Background: an optimization exercise with open tools, aiming at small area and a short achievable clock period. Do not read the settings as production practice.
In this exercise RTL edits were held to simulation tests only and were not proved equivalent to the original.

==> design.v <==
module reg_to_mux#(parameter sel_reg = 1,parameter size = 18,parameter RSTTYPE = "SYNC")(
	input [size-1:0]in,
	input clk_en,clk,rst,
	output reg [size-1:0]out_reg,
	output reg [size-1:0]out_mux
);
generate 
	if (RSTTYPE=="SYNC")begin
		always @(posedge clk ) begin
			if(rst) begin
				out_reg <= 0;
			end else if(clk_en) begin
				out_reg <=in ;
			end
		end
	end
	else if (RSTTYPE=="ASYNC") begin
		always @(posedge clk or posedge  rst) begin
			if(rst) begin
				out_reg <= 0;
			end else if(clk_en) begin
				out_reg <=in ;
			end
		end
	end
endgenerate
always @(*) out_mux=(sel_reg)?out_reg:in;
endmodule
module project_DSP#(
	parameter A0REG = 0,
	parameter A1REG = 1,
	parameter B0REG = 0,
	parameter B1REG = 1,
	parameter CREG = 1,
	parameter DREG = 1,
	parameter MREG = 1,
	parameter PREG = 1,
	parameter CARRYINREG = 1,
	parameter CARRYOUTREG = 1,
	parameter OPMODEREG = 1,
	parameter CARRYINSEL = "OPMODE5", 
	parameter B_INPUT="DIRECT", 
	parameter RSTTYPE="SYNC")(
	input [17:0]A,B,D,BCIN,		 
	input [47:0]C,PCIN,
	input CARRYIN,
	input RSTA,RSTB,RSTM,RSTP,RSTC,RSTD,RSTCARRYIN,RSTOPMODE, 	 
	input CEA,CEB,CEM,CEP,CEC,CED,CECARRYIN,CEOPMODE,			 
	input clk,			 
	input [7:0]OPMODE,
	output reg [17:0]BCOUT,	 
	output reg [47:0]PCOUT,  
	output 	[47:0]P,
	output reg [35:0]M,
	output reg CARRYOUT,
	output reg CARRYOUTF);
reg cyi_in;
reg [17:0]out_b,in_b1_reg,add_sub;
reg [47:0]outZ;
reg [47:0]in_m_reg,inx3,in_p,outX;
reg [48:0]in_p49;
wire out_muxCYO,out_regCYO,cyo_in;
wire [47:0]out_muxp,out_p,out_muxM,out_regM,out_muxC,out_regC;
wire [7:0]out_reg_opmode,OPMODE_m;
wire [17:0]out_muxA1,out_regA1,out_regB1,out_muxB1,out_regD,out_muxD,out_regB,out_muxB,out_regA,out_muxA;
wire out_regCYI,out_muxCYI;
reg_to_mux #(.sel_reg(OPMODEREG),.size(8),.RSTTYPE("SYNC")) OPMODE_REG(OPMODE,CEOPMODE,clk,RSTOPMODE,out_reg_opmode,OPMODE_m);
reg_to_mux  #(.sel_reg(DREG ),.size(18),.RSTTYPE("SYNC")) D_REG(D,CED,clk,RSTD,out_regD,out_muxD);
reg_to_mux  #(.sel_reg(B0REG),.size(18),.RSTTYPE("SYNC")) B0_REG(out_b,CEB,clk,RSTB,out_regB,out_muxB);
reg_to_mux  #(.sel_reg(A0REG),.size(18),.RSTTYPE("SYNC")) A0_REG(A,CEA,clk,RSTA,out_regA,out_muxA);
reg_to_mux #(.sel_reg(CREG ),.size(48),.RSTTYPE("SYNC")) C_REG(C,CEC,clk,RSTC,out_regC,out_muxC);
reg_to_mux  #(.sel_reg(B1REG),.size(18),.RSTTYPE("SYNC")) B1_REG(in_b1_reg,CEB,clk,RSTB,out_muxB1,out_regB1);
reg_to_mux  #(.sel_reg(A1REG),.size(18),.RSTTYPE("SYNC")) A1_REG(out_muxA ,CEA,clk,RSTA,out_muxA1,out_regA1);
reg_to_mux  #(.sel_reg(MREG),.size(48),.RSTTYPE("SYNC")	) M_REG(in_m_reg,CEM,clk,RSTM,out_muxM,out_regM);
reg_to_mux #(.sel_reg(CARRYINREG),.size(1),.RSTTYPE("SYNC")) CYI(cyi_in ,CECARRYIN,clk,RSTCARRYIN,out_muxCYI,out_regCYI);
reg_to_mux  #(.sel_reg(CARRYOUTREG),.size(1),.RSTTYPE("SYNC")) CYO(cyo_in ,CECARRYIN,clk,RSTCARRYIN,out_muxCYO,out_regCYO);
reg_to_mux  #(.sel_reg(PREG),.size(48),.RSTTYPE("SYNC")) P_REG(in_p ,CEP,clk,RSTP,P,out_p);
always @(*) out_b = (B_INPUT=="DIRECT")?B:(B_INPUT=="CASCADE")?BCIN:0;	
always @(*) begin			
			if(OPMODE_m[6])
				add_sub = out_muxD - out_muxB;
			else
				add_sub = out_muxD + out_muxB;
end
always @(*) in_b1_reg =(OPMODE_m[4])?add_sub:out_muxB;
always @(*) BCOUT=out_muxB1;
always @(*) in_m_reg = out_regA1 * out_regB1;
always @(*) M = out_muxM; 
always @(*) begin
			if(CARRYINSEL =="OPMODE5")
					cyi_in = OPMODE_m[5];
			else if(CARRYINSEL =="CARRYIN") 
					cyi_in =CARRYIN;
			else cyi_in = 0;
end
always @(*) begin 
			case (OPMODE_m[1:0])
				0: outX = 0;
				1: outX = out_muxM;
				2: outX = PCOUT;
				3: outX = inx3; 
			endcase
end
always @(*) begin 
			case (OPMODE_m[3:2])
				0: outZ = 0;
				1: outZ = PCIN;
				2: outZ = PCOUT; 
				3: outZ = out_muxC; 
			endcase                 	
end
always @(*) begin
			if(OPMODE_m[7])
		 			 in_p49 = {1'b0,outZ}-({1'b0,outX}+out_muxCYI);
		 		else in_p49 = {1'b0,outZ}+({1'b0,outX}+out_muxCYI);
			in_p = in_p49[47:0];
end
assign cyo_in = in_p49[48];	
always @(*) inx3= {D[11:0],A[17:0],B[17:0]}; 
always @(*) CARRYOUT = out_muxCYO;
always @(*) CARRYOUTF = out_muxCYO;
always @(*) PCOUT = P;
endmodule
==> run.sh <==
#!/bin/bash
# synth_recipe.tcl (not shown) runs the flow's synth.tcl, then flattens the netlist and writes it again
# the make line also repeats each setting of config.mk as NAME=value (left out here)
make -C /OpenROAD-flow-scripts/flow DESIGN_CONFIG=/design/flow/config.mk WORK_HOME=/design/flow/orfs CLKGATE_MAP_FILE= SYNTH_SCRIPT=/design/flow/synth_recipe.tcl finish
==> config.mk <==
export PLATFORM = sky130hd
export DESIGN_NAME = project_DSP
export DESIGN_NICKNAME = project_DSP
export VERILOG_FILES = /design/flow/design.v
export SDC_FILE = /design/flow/constraint.sdc
export NUM_CORES = 4
export LEC_CHECK = 0
export CAP_MARGIN = 20
export CORE_MARGIN = 2
export CORE_UTILIZATION = 40
export SLEW_MARGIN = 20
==> constraint.sdc <==
create_clock -name core_clock -period 7.2 [get_ports {clk}]
set_input_delay 1.4400 -clock core_clock [delete_from_list [all_inputs] [get_ports {clk}]]
set_output_delay 1.4400 -clock core_clock [all_outputs]
set_load 0.01 [all_outputs]
final_clocks.png
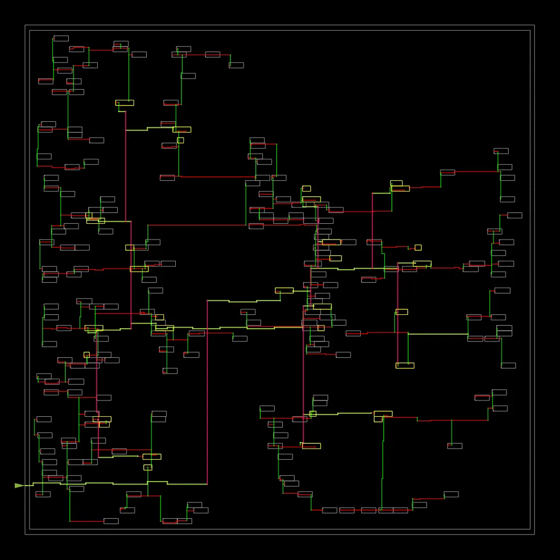
sequential cells: 196
clk latency of the worst-skew pair: 0.52 ns
# clk buffers: 18

met4.png
Scale: 2 px per um.
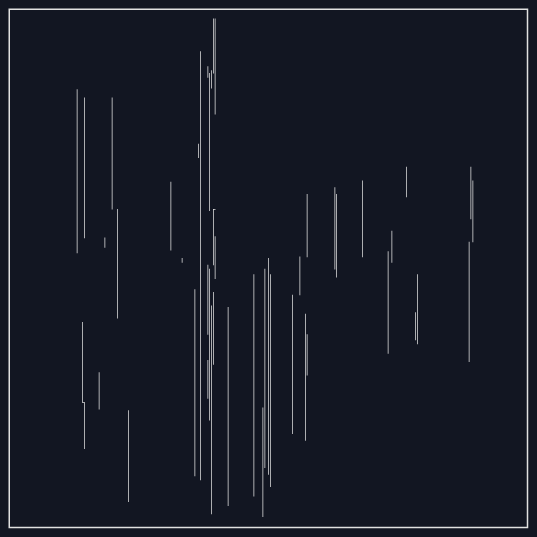
share of all routed wire	2.7%
wire length on this layer	2370 um

[final timing paths]
check | startpoint | to | slack, ns | cells past startpoint
worst max-delay path | B[3] | P_REG.out_reg[47]$_SDFFE_PP0P_ | 0.18 | 28
worst max register to register | A1_REG.out_reg[10]$_SDFFE_PP0P_ | M_REG.out_reg[34]$_SDFFE_PP0P_ | 0.35 | 26
worst min register to register | C_REG.out_reg[39]$_SDFFE_PP0P_ | C_REG.out_reg[39]$_SDFFE_PP0P_ | 0.49 | 2
worst min-delay path | C_REG.out_reg[39]$_SDFFE_PP0P_ | C_REG.out_reg[39]$_SDFFE_PP0P_ | 0.49 | 2
[kinds of logic (layout without fill, tap and decap cells)]
group                      after synthesis  count (layout)  share of synthesized area, %
AOI/OAI and AO/OA                      466             466                          12.4
xor gates and xnor gates               189             189                          6.39
adders and majority gates              437             437                          28.6
buffers and inverters                  566            1033                          9.18
DFF                                    196             196                          15.2
muxes                                  264             264                          10.6
other                                    0               2                             0
and+or+nand+nor                        941             941                          17.7
[routing by layer]
layer	up-vias	global-route usage, %	share of wire (%)
met5	-	0	0.015
met4	2	8.03	2.7
met1	11500	34.1	44
met3	108	4.05	6.0
met2	705	43.8	47
li1	11000	-	-
[layout make-up]
| cell class | instances | share of cell area (%) |
|---|---|---|
| inverter | 343 | 3.96 |
| timing repair buffer | 658 | 17.7 |
| clock inverter | 14 | 0.481 |
| multi-input combinational | 2297 | 61.1 |
| tap | 855 | 3.29 |
| sequential | 196 | 12.1 |
| clock buffer | 18 | 1.35 |
| antenna | 2 | 0.0154 |
[repair_timing]
item	in CTS	in global routing
pin swaps	3	34
setup endpoints to repair	2	23
setup buffers	1	11
resized for setup	9	74
[cells in the mapped netlist (11+ instances only)]
cell type / n
mux2i_1: 193
and2_1: 116
nand4_1: 20
nand3_1: 33
a22oi_1: 11
clkbuf_1: 130
buf_1: 27
nor2_1: 291
a22o_1: 56
and3_1: 13
fa_1: 258
xor2_1: 59
dfxtp_1: 196
nor3_1: 35
nor4_1: 19
a21o_1: 58
xnor2_1: 130
o21a_1: 12
inv_1: 342
a21oi_1: 114
mux2_2: 69
o2bb2ai_1: 15
nand2_1: 294
a31oi_1: 22
nand2b_1: 19
nor2b_1: 26
a211oi_1: 34
o21ai_0: 54
o21bai_1: 15
ha_1: 179
buf_4: 53
==> results.py <==
metrics = {
    "run_status": {
        "status": "no timing/DRC/antenna violations",
    },
    "sta": {
        "max_freq_mhz": 143,
        "rsz0062_at_grt": "yes",
        "slew_headroom_pct": 39.0,
        "worst_slack_ns": 0.184,
        "setup_viol": 0,
    },
    "synthesis": {
        "synth-edff-count": 0,
        "syn_area_mm2": 0.0259,
        "synth.yosys.seq_area_share_pct": 15.2,
        "synth_top_area_share_pct": 19.9,
        "syn_avg_cell_area_um2": 8.47,
        "ys_seq_elements": 196,
        "post_synth_num_cell_types": 97,
    },
    "global_routing": {
        "overflow": 0,
        "antenna_found_initial": 2,
    },
    "power_and_ir_drop": {
        "p_seq_mw": 1.54,
        "combPwrFrac_pct": 57.5,
        "leakagePower_nw": 15.1,
    },
    "detailed_routing": {
        "drtIter0Drc": 1515,
    },
    "setup_path": {
        "cp_max_fo": 6,
        "cp-start-kind": "input port",
        "crit_family": "compound AO/OA/AOI/OAI gates",
    },
    "job": {
        "maxCapViolations": 0,
    },
    "layout": {
        "layout.cells.non_filler": 4383,
        "drive_gt1_share_pct": 15.6,
    },
    "die": {
        "die_w_um": 258,
        "top_level_ports": 346,
        "core_mm2": 0.0642,
    },
    "cts": {
        "hold_buffers": 0,
    },
    "place": {
        "place_ws_ns": -0.767,
    },
}

[afterwards: timing with drivers on the ports]
How much do the figures lean on ideal ports? The routed layout below was timed once more, with nothing changed but the port constraints. Step 1, drivers: a clkbuf_16 drives clk and a buf_2 each remaining input, both assumed. Step 2 also shifts input and output timing later by t, the mid clock arrival at the registers, as if the neighbouring blocks saw the same clock. a / b / c = no drivers / after step 1 / after step 2; a / b = the first two.
shift t [ns]: 0.570
slack for setup (ns): 0.184 / 0.205 / -0.365
hold WS [ns]: 0.495 / 0.495 / 0.495
worst setup path at the end: input to register
worst data-port slew with drivers (ns): 0.17
With both steps, setup timing fails in this run, where it was met with ideal ports. The setup slack of this run moves by +0.021 ns with the drivers and by -0.549 ns with both steps.
